Source: an optimization exercise on an open RTL-to-GDS flow (aim: small area, a short achievable clock period and few clock cycles). Production flows keep margins and buffers that such runs may drop.
In this exercise RTL edits were held to simulation tests only and were not proved equivalent to the original.
Power is estimated from default activity; no workload was simulated.

<file path="design/flow/design.v">
module BNN
(
	input wire		run,		 
	output reg		busy,
	input wire 		reset,		 
	input wire		clk,		 
	output reg [11:0]	dut_sram_write_address,
	output reg [15:0]	dut_sram_write_data,
	output reg 			wr_enable,
	output reg [11:0]	dut_sram_read_address,	 
	input wire [15:0]	sram_dut_read_data,	 
	output reg [11:0]	dut_wmem_read_address,
	input wire [15:0]	wmem_dut_read_data
);
	localparam s0  = 3'b000;
	localparam s1  = 3'b001;
	localparam s2  = 3'b010;
	localparam s3  = 3'b011;
	localparam s4  = 3'b100;
	localparam s5  = 3'b101;
	localparam s6  = 3'b110;
	localparam s7  = 3'b111;
	localparam s8  = 4'b1000;
	localparam s9  = 4'b1001;
	localparam s10 = 4'b1010;
	localparam s11 = 4'b1011;
	localparam s12 = 4'b1100;
	localparam s13 = 4'b1101;
	localparam s14 = 4'b1110;
	reg [15:0]		SizeCount;	 
	reg [15:0]		SizeCount_check;   
	reg [15:0]		Ain;		 
	reg [15:0]		Win;
	reg [15:0]		Accumulator;	 
	reg [3:0]		current_state;	 
	reg [3:0]		next_state;	 
	reg [1:0]		size_count_sel;	 
	reg [1:0]		wmem_read_addr_sel; 
	reg [1:0]		write_addr_sel;  
	reg [1:0]		read_addr_sel;	 
	reg				WEnable;  
	reg [15:0]		RowN;
	reg [15:0]		RowN1;
	reg [15:0]		RowN2;
	reg [2:0]		result;  
	reg [15:0]		Result_RowN;  
	reg 			carry;
	reg [15:0]		Output;  
	reg 			busy_val;
	integer i;
	always @(posedge clk or negedge reset) begin
		if (!reset)begin
			current_state <= 4'b0;
			busy <= 0;
		end
		else begin
			current_state <= next_state;
			busy <= busy_val;
		end	
	end
	always @(*) begin
		casex (current_state)
			s0 : begin
				size_count_sel 	= 2'b10;
				read_addr_sel 	= 2'b10;
				wmem_read_addr_sel = 2'b10;
				write_addr_sel = 2'b10;
				wr_enable	= 1'b0;
				WEnable = 1'b0;
				busy_val = 0;
				if (run == 1'b1)
					next_state = s1;
				else
					next_state = s0;
			end
			s14 : begin
				size_count_sel 	= 2'b10;
				read_addr_sel 	= 2'b10;
				wmem_read_addr_sel = 2'b10;
				write_addr_sel = 2'b10;
				wr_enable	= 1'b0;
				WEnable = 1'b0;
				busy_val = 1;
				if (run == 1'b1)
					next_state = s1;
				else
					next_state = s0;
			end	
			s1 : begin
				size_count_sel 	= 2'b10;
				read_addr_sel 	= 2'b00;
				wmem_read_addr_sel = 2'b00;
				write_addr_sel = 2'b10;
				wr_enable	= 1'b0;
				WEnable = 1'b0;
				busy_val = 1;
				next_state 	= s2;
			end
			s2 : begin
				size_count_sel 	= 2'b10;
				read_addr_sel 	= 2'b01;
				wmem_read_addr_sel = 2'b01;
				write_addr_sel = 2'b10;
				wr_enable	= 1'b0;
				WEnable = 1'b0;
				busy_val = 1;
				next_state 	= s3;
			end
			s3 : begin
				size_count_sel 	= 2'b00;
				read_addr_sel 	= 2'b01;
				wmem_read_addr_sel = 2'b10;
				write_addr_sel = 2'b10;
				wr_enable	= 1'b0;
				WEnable = 1'b0;
				busy_val = 1;
				next_state = s4;
			end
			s4 : begin
				size_count_sel 	= 2'b00;
				read_addr_sel 	= 2'b01;
				wmem_read_addr_sel = 2'b10;
				write_addr_sel = 2'b10;
				wr_enable	= 1'b0;
				WEnable = 1'b0;
				busy_val = 1;
				next_state = s5;
			end
			s5 : begin
				size_count_sel 	= 2'b01;
				read_addr_sel 	= 2'b01;
				wmem_read_addr_sel = 2'b10;
				write_addr_sel = 2'b10;
				wr_enable	= 1'b0;
				WEnable = 1'b1;
				busy_val = 1;
				if(SizeCount == (SizeCount_check - 16'b10))
					next_state = s8;
				else
					next_state = s5;
			end
			s6 : begin
				size_count_sel 	= 2'b01;
				read_addr_sel 	= 2'b10;
				wmem_read_addr_sel = 2'b10;
				write_addr_sel = 2'b01;
				wr_enable	= 1'b1;
				WEnable = 1'b1;
				busy_val = 1;
				if (SizeCount == 16'b01)
					next_state = s7;
				else
					next_state = s6;
			end
			s7 : begin
				size_count_sel 	= 2'b10;
				read_addr_sel 	= 2'b10;
				wmem_read_addr_sel = 2'b10;
				write_addr_sel = 2'b01; 
				wr_enable	= 1'b1;
				WEnable = 1'b1;
				busy_val = 1;
				next_state = s10;
			end
			s8 : begin
				size_count_sel 	= 2'b01;
				read_addr_sel 	= 2'b01;
				wmem_read_addr_sel = 2'b10;
				write_addr_sel = 2'b00;
				wr_enable	= 1'b0;
				WEnable = 1'b1;
				busy_val = 1;
				next_state 	= s9;
			end
			s9 : begin
				size_count_sel 	= 2'b01;
				read_addr_sel 	= 2'b01;
				wmem_read_addr_sel = 2'b10;
				write_addr_sel = 2'b01;
				wr_enable	= 1'b1;
				WEnable = 1'b1;
				busy_val = 1;
				if (SizeCount == 16'b10)
					next_state = s6;
				else
					next_state 	= s9;
			end
			s10 : begin
				size_count_sel 	= 2'b10;
				read_addr_sel 	= 2'b01;
				wmem_read_addr_sel = 2'b01;
				write_addr_sel = 2'b10;
				wr_enable	= 1'b1;
				WEnable = 1'b1;
				busy_val = 1;
				next_state = s11;
				if(sram_dut_read_data == 8'hff)
					next_state = s14;
				else
					next_state 	= s11;
				end
			s11 : begin
				size_count_sel 	= 2'b00;
				read_addr_sel 	= 2'b01;
				wmem_read_addr_sel = 2'b10;
				write_addr_sel = 2'b10;
				wr_enable	= 1'b0;
				WEnable = 1'b0;
				busy_val = 1;
				next_state = s12;
				end
			s12 : begin
				size_count_sel 	= 2'b00;
				read_addr_sel 	= 2'b01;
				wmem_read_addr_sel = 2'b10;
				write_addr_sel = 2'b10;
				wr_enable	= 1'b0;
				WEnable = 1'b0;
				busy_val = 1;
				next_state = s13;
				end
			s13 : begin
				size_count_sel 	= 2'b01;
				read_addr_sel 	= 2'b01;
				wmem_read_addr_sel = 2'b10;
				write_addr_sel = 2'b10;
				wr_enable	= 1'b0;
				WEnable = 1'b1;
				busy_val = 1;
				if(SizeCount == (SizeCount_check - 16'b10))
					next_state = s9;
				else
					next_state = s13;
				end
			default : begin
				size_count_sel 	= 2'b10;
				read_addr_sel 	= 2'b10;
				wmem_read_addr_sel = 2'b10;
				write_addr_sel = 2'b10;
				wr_enable	= 1'b0;
				WEnable = 1'b0;
				busy_val = 1;
				next_state 	= s0;
			end
		endcase 
	end
	always @(posedge clk) begin
			if (size_count_sel == 2'b0)
				begin
					SizeCount <= sram_dut_read_data;
					SizeCount_check <= sram_dut_read_data;
				end
			else if (size_count_sel == 2'b01)
				begin
					SizeCount <= SizeCount - 16'b1;
					SizeCount_check <= SizeCount_check;
				end
			else if(size_count_sel == 2'b10)
				begin
					SizeCount <= SizeCount;
					SizeCount_check <= SizeCount_check;
				end
	end	
	always @(*) begin
		carry = 1'b0;
		result = 3'b0;
		Result_RowN = 16'b0;
		for(i=0; i<14; i = i+1) begin
			{carry, result} = {2'b00,((RowN2[i]~^Win[0]))} + {2'b00,((RowN2[i+1]~^Win[1]))} + {2'b00,((RowN2[i+2]~^Win[2]))} +
							{2'b00,((RowN1[i]~^Win[3]))} + {2'b00,((RowN1[i+1]~^Win[4]))} + {2'b00,((RowN1[i+2]~^Win[5]))} +
							{2'b00,((RowN[i]~^Win[6]))} + {2'b00,((RowN[i+1]~^Win[7]))} + {2'b00,((RowN[i+2]~^Win[8]))};
		if({carry,result} <= 3'b100)
			begin
				Result_RowN[i] = 0;	
			end
		else
			begin
				Result_RowN[i] = 1;
			end
	end
		if(SizeCount_check == 16'b1100) begin
			Result_RowN = {6'b0, Result_RowN[9:0]};
		end
		else if (SizeCount_check == 16'b1010) begin
			Result_RowN = {8'b0, Result_RowN[7:0]};
		end
	end
	always @(posedge clk) begin
			if (WEnable == 1'b0) begin
				Ain <= 16'b0;
				Win <= 16'b0;
				RowN<= 16'b0;
				RowN1<= 16'b0;
				RowN2<= 16'b0;
			end
			else if (WEnable == 1'b1) begin
				Ain <= sram_dut_read_data[15:0];
				Win <= wmem_dut_read_data[15:0];
				RowN<= sram_dut_read_data[15:0];
				RowN1<=RowN;
				RowN2<=RowN1;
			end
	end
	always @(posedge clk or negedge reset) begin
			if (!reset)
				dut_sram_read_address <= 12'b0;
			else if (read_addr_sel == 2'b0)
				dut_sram_read_address <= 12'b0;  
			else if (read_addr_sel == 2'b01)
				dut_sram_read_address <= dut_sram_read_address + 12'b1;
			else if (read_addr_sel == 2'b10)
				dut_sram_read_address <= dut_sram_read_address;
	end
	always @(posedge clk) begin
			if(write_addr_sel == 2'b0)
				begin
					dut_sram_write_address <= 12'b0;
					dut_sram_write_data <= Result_RowN;					
				end
			else if(write_addr_sel == 2'b01)
				begin
					dut_sram_write_address <= dut_sram_write_address + 12'b1;
					dut_sram_write_data <= Result_RowN;
				end
			else if(write_addr_sel == 2'b10)
				begin	
					dut_sram_write_address <= dut_sram_write_address;
					dut_sram_write_data <= dut_sram_write_data;
				end
	end
	always @(posedge clk or negedge reset) begin
			if (!reset)
				dut_wmem_read_address <= 12'b0;
			else if (wmem_read_addr_sel == 2'b0)
				dut_wmem_read_address <= 12'b1;  
			else if (wmem_read_addr_sel == 2'b01)
				dut_wmem_read_address <= 12'b1;
			else if (wmem_read_addr_sel == 2'b10)
				dut_wmem_read_address <= dut_wmem_read_address;
	end
endmodule
</file>
<file path="design/flow/constraint.sdc">
create_clock -name core_clock -period 4.5 [get_ports {clk}]
set_input_delay 0.9000 -clock core_clock [delete_from_list [all_inputs] [get_ports {clk}]]
set_output_delay 0.9000 -clock core_clock [all_outputs]
set_load 0.01 [all_outputs]
</file>
<file path="design/flow/config.mk">
export PLATFORM = sky130hd
export DESIGN_NAME = BNN
export DESIGN_NICKNAME = BNN
export VERILOG_FILES = /design/flow/design.v
export SDC_FILE = /design/flow/constraint.sdc
export NUM_CORES = 4
export LEC_CHECK = 0
export CAP_MARGIN = 20
export CORE_MARGIN = 2
export CORE_UTILIZATION = 40
export SLEW_MARGIN = 20
</file>
<file path="design/flow/run.sh">
#!/bin/bash
# synth_recipe.tcl (not shown) runs the flow's synth.tcl, then flattens the netlist and writes it again
# the make line also repeats each setting of config.mk as NAME=value (left out here)
make -C /OpenROAD-flow-scripts/flow DESIGN_CONFIG=/design/flow/config.mk WORK_HOME=/design/flow/orfs CLKGATE_MAP_FILE= SYNTH_SCRIPT=/design/flow/synth_recipe.tcl finish
</file>
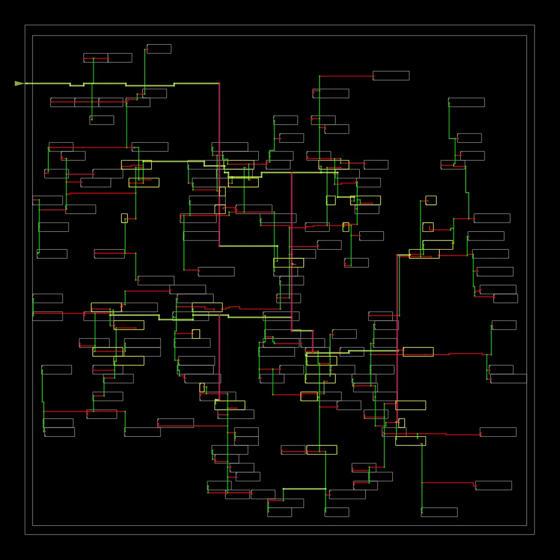
clocks.png
number of clock-tree buffers in the layout: 23
Worst Clk Skew: 7.56 ps
clock latency on the worst-skew pair: 420 ps
TritonCTS Buffers: 17

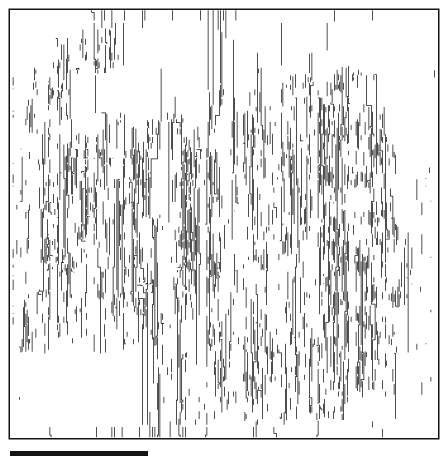
layer_met2.png
Scale bar: 50 um.
nets with wire on the layer	902
wire length on this layer	9100 um
longest straight run	50.7 um
share of all routed wire	48%
routing usage on met2: 0.282
Post-Route WL: 19100 um
routed vias: 6157

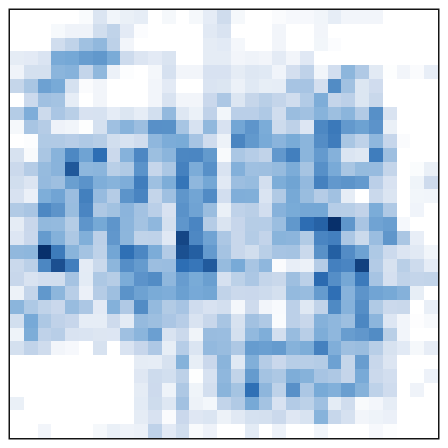
metal_density.png
The die is cut into 31 by 31 equal tiles; white is low, dark blue is high, scaled to the fullest tile. Values are wire area over tile area, all layers added.
tiles over half the peak	15%
fullest tile	0.47
mean over tiles	0.12
emptiest ninth of the die	south-west

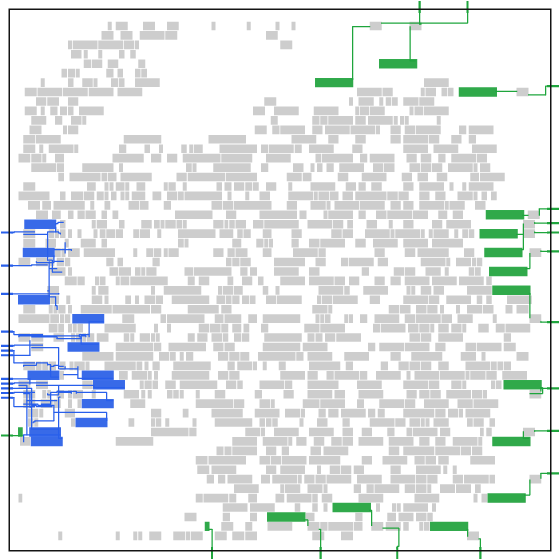
io_fan.png
color	port	direction	end cells	wire
green	dut_sram_write_data	output	16	188 um
blue	dut_sram_read_address	output	12	474 um
Boundary Pins: 89
Port-buffer cells: 68

==> run notes <==
The run finished with no timing, DRC or antenna violations. The standard cell area after detailed placement came out at around 10000 um2. The critical path goes through buf_4, xor2_1, fa_1, fa_1, fa_1, fa_1, fa_1, xnor2_1, nand2_1, a21oi_1. The post-route non-filler standard cell count came out at approximately 1300. The biggest slice of the area belongs to multi-input combinational cells. After synthesis, the netlist uses 54 different library cells. The largest stage delay on the critical path is roughly 520 ps. Across the run, the number of max-cap violations was 0. The top cell family by delay on the critical path is adder cells. In this run the worst hold path is classified as flip-flop to flip-flop. The wire length on met3 is about 620 um. Summing every instance area after synthesis gives about 9200 um2. Setup repair after global routing left no endpoint under its margin.

Summed over all sequential cells, the power is 1.36 mW. From synthesis to final layout, the design area changed by 16.8%. The met1 wire length is approximately 9100 um.

The number of warning messages in the yosys log came out at 1. The die span in x came out at about 160 um. The repair_antennas step left the layout with diodes totalling 0.

The most area-hungry cell type in the Yosys netlist is sky130_fd_sc_hd__fa_1. In the final timing run, aggregate negative setup slack is 0 ps. For this block, the initial DRC count from the detailed router was about 290. The count of TritonRoute iterations in the first routing pass came out at 5.

The share of the final layout cell area in sequential cells came out at 0.300. The most repeated cell in the gate-level netlist after synthesis is sky130_fd_sc_hd__xor2_1. The proportion of cell area occupied by multi-input gates is 0.513. The maximum clock insertion buffer count came out at 2. The worst register-to-register path ends at dut_sram_write_data[8]. The largest net degree at the start of global routing is 58.

The group that draws the most power in this run is the clock network. The global-route layer with the greatest usage is met2. The number of cells on the worst hold path came out at 1.

The switching part of the total came out at 0.319. Non-clock inverters in the final layout number 70. The proportion of layout cells with a drive suffix above 1 came out at 0.0503. The path with the worst hold slack has its endpoint at RowN1[15]. The number of cells traversed by the worst register-to-register path came out at 10. The die boundary height is 156 um.

The sequential cell area in the final layout is about 3200 um2. In the final routed layout, each cell accounts on average for about 15 um. The required arrival time at the worst endpoint is around 4700 ps. Dividing the final minimum period by the clock period gives 0.864.

The hold-fix buffer count after cts came out at 0. Non-clock buffers in the final layout number 80. The tree is rooted in a sky130_fd_sc_hd__clkbuf_16. The xor/xnor cell area share of the yosys netlist is 0.183. The logic depth of the worst setup path including buffers is 10. The switching power summed over all nets is between 1 and 1.5 mW.

The fraction of synthesized area in multiplexers came out at 0.00218. The global-route wire length before repair came out at around 32000 um. The share of synthesized flip-flops with an asynchronous set or reset came out at 0.135. The total number of sequential cells came out at roughly 130. In the synthesized netlist, the cells that appear most often are sky130_fd_sc_hd__xor2_1, sky130_fd_sc_hd__fa_1, sky130_fd_sc_hd__inv_1. The minimum hold slack is 472 ps. The core outline area came out at about 23000 um2. The antenna violation net count after detailed routing is 0.

The internal power consumption came out at ~2.8 mW. The clock network area share is 0.0562. The biggest fanout along the worst timing path is 14.

The met1 capacity usage during global routing came out at 0.221. The final count of hold timing violations is 0. The headroom to the max-slew limit came out at 0.304. Summed over the clock group, the power is 1.41 mW. The worst register-to-register path begins at Win[0]. The met3 track demand over resource in global routing is 0.0381. In this design, the critical path's most frequently occurring cell is sky130_fd_sc_hd__fa_1.

In this run, placement finished with an instance count of around 1200. The post-CTS setup buffer count is 0. The share of the synthesized area in the top cell type came out at 0.153. The remaining global-route overflow is 0.

The total global routing track utilization is 0.169. Following the worst setup path forward leads to its endpoint at dut_sram_write_data[8]. The complex-gate fraction of the synthesized area is 0.0682. The number of clock sinks seen by CTS is 133. After legalization and detailed placement, the total HPWL measured 13900 um. The CTS H-tree depth is 4. For this run, the register share of the synthesized area comes to 0.350. The tapcell count came out at roughly 290.

Row generation in the floorplan step produced 55 rows. The clock transition at the register clock pins on the worst setup and hold paths after CTS came out at around 60 ps. Yosys attributes the largest share of cell area to sky130_fd_sc_hd__fa_1, sky130_fd_sc_hd__dfxtp_1, sky130_fd_sc_hd__edfxtp_1. The critical path buffer and inverter count is 1. After detailed routing, the number of remaining DRC violations is 0. The sequential share of power came out at 0.332.

TritonCTS built the clock tree. The peak supply drop is between 200 and 250 uV. The synthesized area per cell is 10.1 um2. The gate count after technology mapping came out at ~910. The slew of the pin with the lowest slew margin came out at around 1000 ps. The share of total power dissipated in the clock network is 0.345. The die footprint came out at 24200 um2. The share of total power in combinational logic came out at 0.323. By area, the combinational part of the netlist is dominated by adder cells. In the routed layout, each cell is associated on average with a via count of around 5. The leading cell type in the layout, fill and taps excluded is sky130_fd_sc_hd__xor2_1.

The count of endpoints failing setup in the final report is 0. The smallest clock period supported by the final layout is computed as 3890 ps. After detailed routing, no signal wire sits above met4. The number of antenna violations at the first check in global routing came to 0.

The number of multi-input combinational cells in the layout is between 600 and 700. In the layout the commonest cells are sky130_fd_sc_hd__xor2_1, sky130_fd_sc_hd__inv_1, sky130_fd_sc_hd__fa_1, sky130_fd_sc_hd__dfxtp_1, sky130_fd_sc_hd__clkdlybuf4s50_1. The number of filler cells placed in the layout came out at 2134.

STA classifies the critical path startpoint as a flip-flop. The worst register-to-register path has a setup slack of a little over 600 ps. The simple-gate portion of the synthesized area came out at 0.140.

The power density over cell area came out at between 300 and 400 nW/um2. The prevailing post-synth register cell is sky130_fd_sc_hd__dfxtp_1.
Testbench counts, summed over its fixed seeds: cycles 5,104.

==> afterwards: timing with drivers on the ports <==
The flow's constraints put no driver on any port. The routed layout listed below was extracted and timed again, unchanged, in two steps.
Step 1: set_driving_cell puts a clkbuf_16 on clk and a buf_2 on each other input, an assumption about the parent block.
Step 2 times the ports against the registers' clock, not the clock port: input delays grow and output delays shrink by t, the midpoint of the rising clock arrivals with the driver on.
Slacks: ideal / step 1 / step 2; pairs: ideal / step 1.
t (ns): 0.466
setup slack, ns: 0.613 / 0.613 / 0.613
worst setup path after step 2: register to register
After both steps this run still meets setup and hold. The setup slack of this run moves by 0.000 ns with the drivers and by 0.000 ns with both steps.
